Source: an optimization exercise on an open RTL-to-GDS flow (aim: small area). Production flows keep margins and buffers that such runs may drop. RTL that was checked went through simulation tests only; none was proved equivalent to the original. The series may have gaps, and a smaller design here may also do less where the tests do not look. No functional check of the RTL was part of run 2.

==> design/flow/design.v <==
module cordiciter(input clk,input signed  [15:0] Xin,input signed  [15:0] Yin,input   [15:0] Zin,input signed[15:0] prev_angle,output reg [15:0] Xout,output reg [15:0] Yout,output reg [15:0] Zout,input [2:0] i);
always @(posedge clk)
begin
    Xout<=Yin[15]? Xin-(Yin>>>i) : Xin+(Yin>>>i);
    Yout<=Yin[15]? Yin+(Xin>>>i) : Yin-(Xin>>>i);
    Zout<=Yin[15]? Zin-prev_angle : Zin+prev_angle;
end
endmodule
module Cordic(input clk,input signed  [15:0] Xin, input signed  [15:0] Yin, output reg signed  [15:0]norm, output reg signed  [15:0]inclination);
   localparam signed [17:0] allcosmulfactor = 18'sd40108;
   wire[15:0] Xi[0:7];  
   assign Xi[0]=Xin[15]?-Xin:Xin;  
   wire[15:0] Yi[0:7];  
   assign Yi[0]=Yin;
   wire[15:0] Z[0:7];  
   assign Z[0]=0;   
   wire signed [15:0]Xf;
   wire signed [15:0]Yf;
   wire [15:0] angle_rotated_total;
   wire [15:0] angles [0:7];
	assign angles[0] = 16'b0010000000000000; 
   assign angles[1] = 16'b0001001011100100; 
   assign angles[2] = 16'b0000100111111011; 
   assign angles[3] = 16'b0000010100010001; 
   assign angles[4] = 16'b0000001010001011;
   assign angles[5] = 16'b0000000101000101;
   assign angles[6] = 16'b0000000010100010;
   assign angles[7] = 16'b0000000001010001;
   reg [7:0] xsign;
   always @(posedge clk)
      xsign <= {xsign[6:0], Xin[15]};
   cordiciter c0(clk,Xi[0],Yi[0],Z[0],angles[0],Xi[1],Yi[1],Z[1],3'd0);
   cordiciter c1(clk,Xi[1],Yi[1],Z[1],angles[1],Xi[2],Yi[2],Z[2],3'd1);
   cordiciter c2(clk,Xi[2],Yi[2],Z[2],angles[2],Xi[3],Yi[3],Z[3],3'd2);
   cordiciter c3(clk,Xi[3],Yi[3],Z[3],angles[3],Xi[4],Yi[4],Z[4],3'd3);
   cordiciter c4(clk,Xi[4],Yi[4],Z[4],angles[4],Xi[5],Yi[5],Z[5],3'd4);
   cordiciter c5(clk,Xi[5],Yi[5],Z[5],angles[5],Xi[6],Yi[6],Z[6],3'd5);
   cordiciter c6(clk,Xi[6],Yi[6],Z[6],angles[6],Xi[7],Yi[7],Z[7],3'd6);
   cordiciter c7(clk,Xi[7],Yi[7],Z[7],angles[7],Xf,Yf,angle_rotated_total,3'd7);
   wire signed [33:0] norm_scaled = Xf*allcosmulfactor + 34'sd32768;
   always @(posedge clk)
   begin
        inclination<=xsign[7]?16'b1000000000000000-angle_rotated_total:angle_rotated_total;
        norm<=norm_scaled[31:16];
   end
endmodule
==> design/flow/run.sh <==
#!/bin/bash
# synth_recipe.tcl (not shown) runs the flow's synth.tcl, then flattens the netlist and writes it again
# the make line also repeats each setting of config.mk as NAME=value (left out here)
make -C /OpenROAD-flow-scripts/flow DESIGN_CONFIG=/design/flow/config.mk WORK_HOME=/design/flow/orfs CLKGATE_MAP_FILE= SYNTH_SCRIPT=/design/flow/synth_recipe.tcl finish
==> design/flow/config.mk <==
export PLATFORM = sky130hd
export DESIGN_NAME = Cordic
export DESIGN_NICKNAME = Cordic
export VERILOG_FILES = /design/flow/design.v
export SDC_FILE = /design/flow/constraint.sdc
export NUM_CORES = 4
export LEC_CHECK = 0
export CAP_MARGIN = 20
export CORE_MARGIN = 2
export CORE_UTILIZATION = 40
export SLEW_MARGIN = 20
==> design/flow/constraint.sdc <==
create_clock -name core_clock -period 7.0 [get_ports {clk}]
set_input_delay 1.4000 -clock core_clock [delete_from_list [all_inputs] [get_ports {clk}]]
set_output_delay 1.4000 -clock core_clock [all_outputs]
set_load 0.01 [all_outputs]
### Clock tree branches, run 1

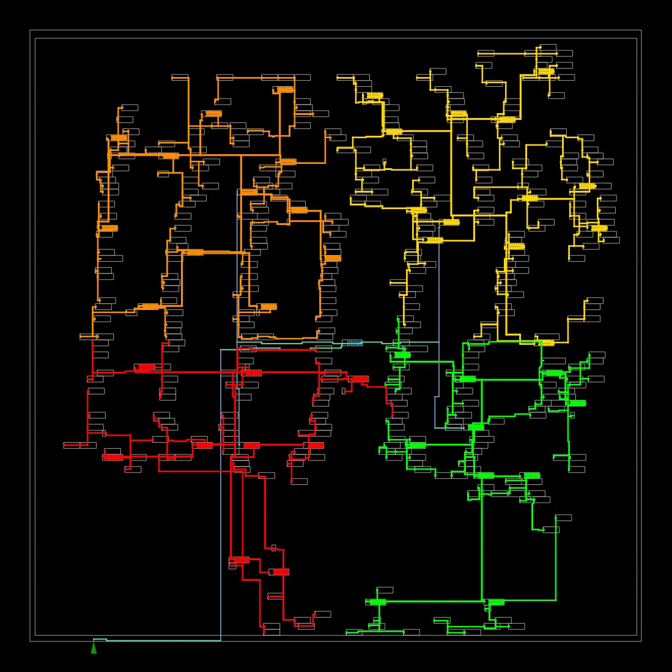
Sink Count: 364
root buf cell: clkbuf_16
Seq Cell Count: 364

### Placement density heat map, run 1

28 x 28 tiles, from dark purple (low) to yellow (high), 0 to 100% covered.
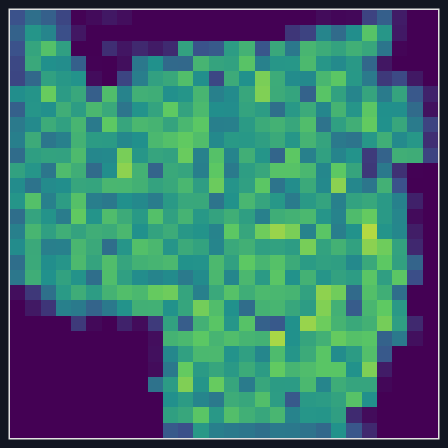
mean over tiles = 42%
tiles over 75% full = 4.5%
fullest tile = 88%
final core utilization: 44.93%
CORE AREA: 73,080 µm²
Initial Util: 40.42%

==> summary.md, run 1 <==
| Metric | Value |
|---|---|
| Mux share of post-synthesis cell area | less than 1% |
| First-pass GRT wire length | 103.9 mm |
| Post-synthesis sequential area ratio | roughly a quarter |
| Die Width | between 200 and 300 µm |
| Share of the synthesized area in the top cell type | between 20% and 30% |
| Compound-Gate Fraction of Synth Area | 14.77% |
| Postcts setup bufs | 0 |
| Die area | 76,040 µm² |
| Met1 layer wirelength in the final routing | roughly 28 mm |
| Final Slew Violations | 0 |
| Synth-to-Final Area Change | 11.16% |
| Crit Path Max Fanout | 7 |
| Residual DRC | 0 |
| Vias | 22,120 |
| Startpoint Class | register |
| Seq. cell area | 7287 µm² |
| Fraction of area in multi-input gates | 62.30% |
| Detail Route Antenna Nets | 0 |
| Number of global-route vias before repair | roughly 22,000 |
| Commonest cells post-synth | ha_1, inv_1, dfxtp_1 |
| Skew-Pair Late Insertion Delay | 0.59 ns |
| Cell Area, Placed | ~31,000 µm² |
| Diode count | 0 |
| Clock slew at reported path FFs | about 0.05 ns |
| Worst Tran Pin Value | 0.8235 ns |
| Top Layer Used | met4 |
| Clock Path Buffers | 3 |
| RSZ-0062 raised after global routing | no |
| Placed cells | 4,394 |
| Most frequent cells in the layout | ha_1, inv_1, dfxtp_1 |
| Worst path slowest cell | nor4_2 |
| # setup viols final | 0 |
| CP Capture Type | register |
| Worst setup path startpoint | c7.Xout[12] |
| Top post-synthesis cells by area | dfxtp_1, ha_1, xnor2_1 |
| Status | no timing/DRC/antenna violations |
| Layout cells sized above 1 | 3.385% |
| Total grt overflow | 0 |
| Crit path capture | norm[14] |
| CP top delay family | adder cells |
| Yosys warns | 2 |
| Well Taps | around 960 |
| Hold buffers post-CTS | 0 |
| Worst setup path category | reg2reg |
| PostCTS Resize Cnt | 0 |
| Area leader, netlist | dfxtp_1 |
| Met2 Use GR | between 20 and 30% |
| CP cell instances | ha_1 -> inv_1 -> fa_1 -> inv_1 -> fa_1 -> fa_1 -> fa_1 -> inv_1 -> fa_1 -> inv_1 -> ha_1 -> and4_4 -> a21boi_1 -> a211o_4 -> a211oi_2 -> nor2_2 -> nor4_2 -> nand4_4 -> a211o_1 -> a221oi_2 -> xnor2_1 |
| Vias/cell | 4.944 |
| #MultiIn Comb | 2,567 |
| Fillers | 7,228 |
| Post-Syn Instances | between 3,000 and 4,000 |
| ClkCell Share | 4.786% |
| Distinct cells, synth | just under 80 |
| Crit share post-route | 91.46% |
| Row cnt | 99 |
| R2R setup slack | roughly 0.6 ns |
| Hold path depth | 0 |
| Final-stage net count | 4,074 |
| Drt first pass iters | 18 |
| 1st-iter DRT viols | 999 |
| Largest net degree at the start of global routing | 39 |
### Zoomed window, run 1

The bar under the picture is 10 µm long. Window x 118 to 158, y 118 to 158 µm. Cells in grey, sequential cells in the stronger grey; small squares are vias.
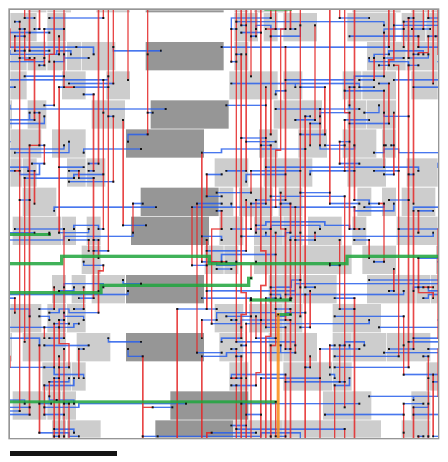
red -> M2
green -> M3
blue -> M1
orange -> M4
cells with their middle in the window = 110
most frequent = xnor2_1 (15), ha_1 (13), nor2_1 (12)
netlist names of flops here include = c3.Yout (5), c3.Xout (4)
sequential cells in the window = 9

### The metal 2 layer, run 1

Cells faint in the background.
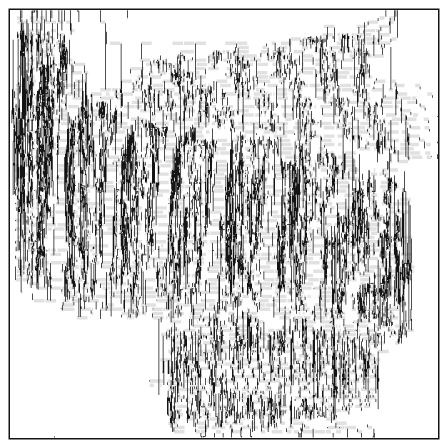

--- run 2: outline of the changes from run 1 ---
design/flow/design.v: 46 -> 1717 lines; modules unchanged: 0
  Cordic: edited, 38 -> 1717 lines
  removed: cordiciter
==> design/flow/flow/run.sh (new file) <==
#!/bin/bash
# Layout flow: the standard ORFS flow (same config.mk, same synth_recipe.tcl,
# same registers), except that
#  - flow/premap.py first maps the RTL's explicit full/half adders (wires fs/fc,
#    hs/hc) onto sky130 fa_1/ha_1 cells, so Yosys's adder extraction and its
#    generic "abc -fast" pass are not needed (ADDER_MAP_FILE empty,
#    SYNTH_ARGS=-noabc); ABC still maps all the other logic;
#  - the port buffers that ORFS puts on every input and output are buf_1.
# Each tool's output goes to a log file in this folder (and ORFS's own logs
# under orfs/logs).
set -euo pipefail
W=$(pwd)
python3 flow/premap.py design.v premapped.v > premap.log 2>&1
export SYNTH_ARGS=-noabc
export BUFFER_PORTS_ARGS="-buffer_cell sky130_fd_sc_hd__buf_1"
make -C "$FLOW_HOME" DESIGN_CONFIG="$W/config.mk" WORK_HOME="$W/orfs" CLKGATE_MAP_FILE= \
  SYNTH_SCRIPT="$W/synth_recipe.tcl" VERILOG_FILES="$W/premapped.v" ADDER_MAP_FILE= \
  finish > make.log 2>&1
R="$W/orfs/results/$FLOW_PLATFORM/Cordic/base"
: # left out here: write the final layout as DEF
==> design/flow/flow/premap.py (new file) <==
#!/usr/bin/env python3
"""Replace the full/half adders of the generated RTL (wires fs<n>/fc<n> and
hs<n>/hc<n> with the same operands) by sky130 fa_1/ha_1 cell instances, so that
synthesis keeps them as written.  Everything else, including every register, is
left as it is.  Usage: premap.py design.v out.v"""
import re, sys
src = open(sys.argv[1]).read()
pat = re.compile(r'^\s*wire\s+(f[sc]|h[sc])(\d+)\s*=\s*(.*?);\s*$', re.M)
fa_s, fa_c, ha_s, ha_c = {}, {}, {}, {}
for m in pat.finditer(src):
    kind, num, e = m.group(1), m.group(2), m.group(3)
    name = kind + num
    if kind == 'fs':
        ops = [x.strip() for x in e.split('^')]
        assert len(ops) == 3, e
        fa_s[tuple(sorted(ops))] = (name, ops)
    elif kind == 'fc':
        mm = re.match(r'\((\S+) & (\S+)\) \| \((\S+) & \((\S+) \^ (\S+)\)\)$', e)
        assert mm, e
        ops = [mm.group(1), mm.group(2), mm.group(3)]
        fa_c[tuple(sorted(ops))] = (name, ops)
    elif kind == 'hs':
        ops = [x.strip() for x in e.split('^')]
        ha_s[tuple(sorted(ops))] = (name, ops)
    else:
        ops = [x.strip() for x in e.split('&')]
        ha_c[tuple(sorted(ops))] = (name, ops)
mapped = set(); cells = []
k = 0
for key, (sn, ops) in fa_s.items():
    if key in fa_c:
        cn = fa_c[key][0]
        mapped |= {sn, cn}
        cells.append('  sky130_fd_sc_hd__fa_1 pfa%d (.A(%s), .B(%s), .CIN(%s), .SUM(%s), .COUT(%s));' % (k, ops[0], ops[1], ops[2], sn, cn))
        k += 1
for key, (sn, ops) in ha_s.items():
    if key in ha_c:
        cn = ha_c[key][0]
        mapped |= {sn, cn}
        cells.append('  sky130_fd_sc_hd__ha_1 pha%d (.A(%s), .B(%s), .SUM(%s), .COUT(%s));' % (k, ops[0], ops[1], sn, cn))
        k += 1
def repl(m):
    name = m.group(1) + m.group(2)
    if name in mapped: return '  wire %s;' % name
    return m.group(0)
out = pat.sub(repl, src)
out = out.replace('endmodule', '\n'.join(cells) + '\nendmodule', 1)
open(sys.argv[2], 'w').write(out)
print('premap: %d cells, %d wires' % (k, len(mapped)))
==> design/flow/standard.sh (new file) <==
#!/bin/bash
# synth_recipe.tcl (not shown) runs the flow's synth.tcl, then flattens the netlist and writes it again
# the make line also repeats each setting of config.mk as NAME=value (left out here)
make -C /OpenROAD-flow-scripts/flow DESIGN_CONFIG=/design/flow/config.mk WORK_HOME=/design/flow/orfs CLKGATE_MAP_FILE= SYNTH_SCRIPT=/design/flow/synth_recipe.tcl "${@:-finish}"
--- a/design/flow/config.mk
+++ b/design/flow/config.mk
@@ -9,3 +9,6 @@
 export CORE_MARGIN = 2
 export CORE_UTILIZATION = 40
+export CTS_BUF_LIST = sky130_fd_sc_hd__clkbuf_8
+export CTS_CLUSTER_DIAMETER = 100
+export CTS_CLUSTER_SIZE = 16
 export SLEW_MARGIN = 20
removed: design/flow/run.sh
### The metal 2 layer, run 2

Cells faint in the background.
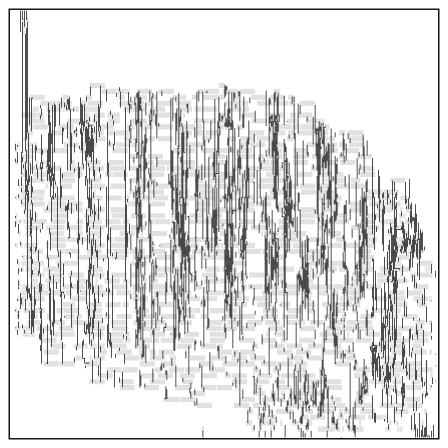
wire length on this layer = 11,800 µm
main direction = vertical

### Clock tree branches, run 2

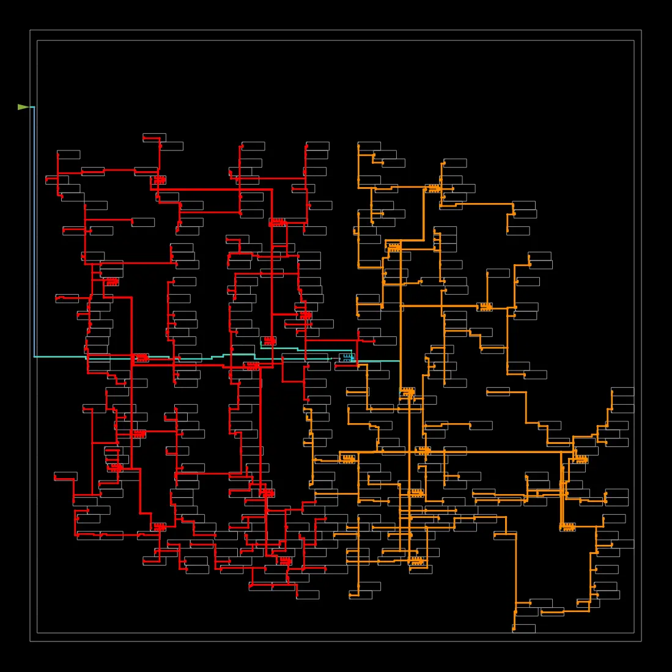
root buf cell: clkbuf_8
CTS Buf Count: 23
Seq Cell Count: 307
H-tree depth: 1
Sink Count: 307

### Wiring by layer, run 2

The bar under the picture is 50 µm long. Only two layers are drawn.
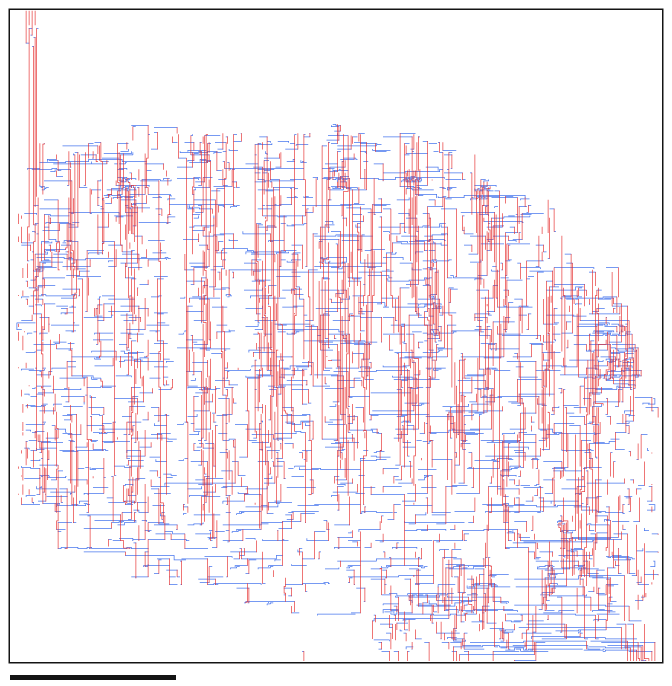
red -> M2  # wire length 11,800 µm
blue -> M1  # wire length 7,990 µm

==> run 2 against run 1 <==
Effect of this change: final cell count decreased by 64%; first-iteration DRC count decreased by 83%; via count decreased by 69%; sequential cell count decreased by 57; fmax decreased by 4.7%; global-route usage decreased by 5.0 points; cell area decreased by 52%; synthesized cell count decreased by 69%.
==> summary.md, run 2 <==
| Metric | Value |
|---|---|
| Status | no timing/DRC/antenna violations |
| CTS tree | built |
| Number of global-route vias before repair | 7,723 (-65%) |
| RSZ-0062 raised after global routing | no |
| Final-stage net count | 1,457 (-64%) |
| Mean post-synth cell area | around 14 µm² |
| Skew-Pair Late Insertion Delay | 0.55 ns (-0.04 ns) |
| #FFs+latches synth | 307 |
| First-pass GRT wire length | 35.76 mm (-66%) |
| Main combinational cell family by area after synthesis | adder cells |
| Final Slew Violations | 0 (unchanged) |
| Worst setup path startpoint | r9_16 |
| F_max | 148.9 MHz |
| Ys flop type | dfxtp_1 |
| Max incr delay on CP | 0.49 ns |
| Fillers | 3,343 (-54%) |
| Worst Tran Pin Value | 0.8567 ns (+0.03325 ns) |
| Vias | 6,778 (-69%) |
| Fraction of area in multi-input gates | 50.39% (-12 points) |
| Non-clock buffer share | 2.252% |
| DP HPWL | 17.37 mm |
| Xor/xnor share of the synthesized area | between 10% and 20% |
| Die area | 38,600 µm² (-49%) |
| Row cnt | 70 (-29%) |
| DR WL/cell | 12.96 µm |
| Worst setup path category | reg2out |
| Met1 layer wirelength in the final routing | 7.993 mm (-72%) |
| Simple-Gate Fraction of Synth Area | 2.474% |
| #MultiIn Comb | 603 (-77%) |
| Area leader, netlist | dfxtp_1 |
| Critical Path AT | 5.31 ns |
| Mux share of post-synthesis cell area | 0.1520% (-0.49 points) |
| GRT busiest layer | met2 |
| Die Width | 196.5 µm (-29%) |
| Rel. slew slack | a little over two fifths |
| Commonest non-fill, non-tap cell in the layout | dfxtp_1 |
| Worst path slowest cell | fa_1 |
| CP top delay family | adder cells |
| Clock Path Buffers | 3 (unchanged) |
| Invs w/o clock | 120 |
| Synth Area in Adders | 37.14% |
| # setup viols final | 0 (unchanged) |
| Seq area share | 38.70% |
| DIE HEIGHT | 196.5 µm |
| Post-route setup TNS | 0 ns |
| Drt first pass iters | 4 (-14) |
| Final hold violation count | 0 |
| Post-Route WL | 20.76 mm |
| Met2 Use GR | 23.43% (-5.5 points) |
| Top Layer Used | met4 |
| Multi-input logic area | ~8000 µm² |
| Required time of the critical path | roughly 5.6 ns |
| Detail Route Antenna Nets | 0 (unchanged) |
| Initial antenna violation count | 0 |
| Seq. cell area | 6150 µm² (-16%) |
| Synth-to-Final Area Change | 7.245% |
| CP cell instances | xor2_2 -> inv_1 -> fa_2 -> and2_1 -> fa_2 -> fa_2 -> fa_1 -> or3_4 -> fa_2 -> or3_4 -> fa_2 -> nor2_2 -> ha_1 -> inv_1 -> fa_1 -> xor2_1 -> buf_2 |
| Hold Crit Class | reg2reg |
| Worst hold endpoint | r6_173 |
| Layout cells sized above 1 | 6.085% (+2.7 points) |
| CP Capture Type | output port |
| Most frequent cells in the layout | dfxtp_1, fa_1, inv_1 |
| GRT Total Usage | between 10% and 20% |
| Well Taps | 468 (-51%) |
| Placed cells | 1,575 (-64%) |
| Total grt overflow | 0 (unchanged) |
| Period minus WS final | around 6.7 ns |
| Top post-synthesis cells by area | dfxtp_1, fa_1, xor2_1 |
| CLK BUF | 23 |
| Share of the synthesized area in the top cell type | 41.48% (+17 points) |
| FF-to-FF path depth | 15 |
| Hold path depth | 0 (unchanged) |
| Crit path capture | inclination[15] |
| Post-Syn Instances | 1,067 (-69%) |
| Postcts setup bufs | 1 (+1) |
| WHS | 0.3292 ns |
| Clock slew at reported path FFs | 0.09 ns (+0.04 ns) |
| Dominant kind of cell | multi-input gates |
| R2R setup slack | 0.31 ns (-0.29 ns) |
| Synth Cell Area | 14,820 µm² |
| Crit Path Max Fanout | 3 (-4) |
| ClkCell Share | 2.142% (-2.6 points) |
| Hold buffers post-CTS | 0 (unchanged) |
| Worst path depth | 17 |
| Fin area | 15,890 µm² |
| PostCTS Resize Cnt | 5 (+5) |
| Most frequent CP cell | fa_2 |
| Hold_sp | r5_173 |
| Compound-Gate Fraction of Synth Area | 1.967% (-13 points) |
| Final WS setup | 0.2850 ns |
| Commonest cells post-synth | dfxtp_1, fa_1, inv_1 |
| Final cell count without fillers | 1,602 |
| Cell Area, Placed | 15,500 µm² (-50%) |
| Diode count | 0 (unchanged) |
| Final core utilization | 43.51% (-1.4 points) |
| DP Worst Slack | 0.03705 ns |
| Residual DRC | 0 (unchanged) |
| Count leader, synth | dfxtp_1 |
| I/O pin count | 65 |
| Initial Util | 40.57% (+0.15 points) |
| Number of synthesized flops with an enable pin | 0 |
| Vias/cell | 4.231 (-14%) |
| Synthesized Nets | 1,390 |
| Met3 routed WL | 511 µm |
| Maxcap violations | 0 |
| Worst Skew | 0.02444 ns |
| 1st-iter DRT viols | 173 (-83%) |
| Distinct cells, synth | 48 (-38%) |
| Largest net degree at the start of global routing | 17 (-56%) |
| Crit share post-route | 95.93% (+4.5 points) |
| Startpoint Class | register |
| Reg2reg end | r2_232 |
| Metal2 WL | 11.82 mm |
| Met3 usage | 1.694% |
| Yosys warns | 1 (-1) |
| Post-synthesis sequential area ratio | 41.48% (+17 points) |
| Met1 Use GR | 12.06% |
| Async SR Flop Fraction | 0% |
| CORE AREA | 36,520 µm² (-50%) |
| Buf/Inv on CP | 3 |
| GPL Wtd Cong | 0.7753 |

-- port drivers added, routing unchanged --
The flow's constraints put no driver on any port. The routed layouts listed below were extracted and timed again, unchanged, in two steps.
Step 1 assumes that a clkbuf_16 drives the clock port and a buf_2 every other input.
Step 2 adds t to the input delays and takes it off the output delays; t is the mean of the earliest and latest rising clock arrival at the registers after step 1. Input paths then give back, and output paths get back, about the clock's delay inside the block.
Slacks: no drivers / after step 1 / after step 2; pairs: no drivers / after step 1.
run	shift t [ns]	slack for setup (ns)	clock arrival spread, ns	worst data-port slew with drivers (ns)
run 1	0.632	0.598 / 0.598 / 0.598	0.026 / 0.026	0.04
run 2	0.579	0.285 / 0.242 / 0.056	0.024 / 0.024	0.03
After both steps every run listed still meets setup and hold. For run 2, which loses most, drivers alone change the setup slack by -0.043 ns; drivers and shift together by -0.229 ns.
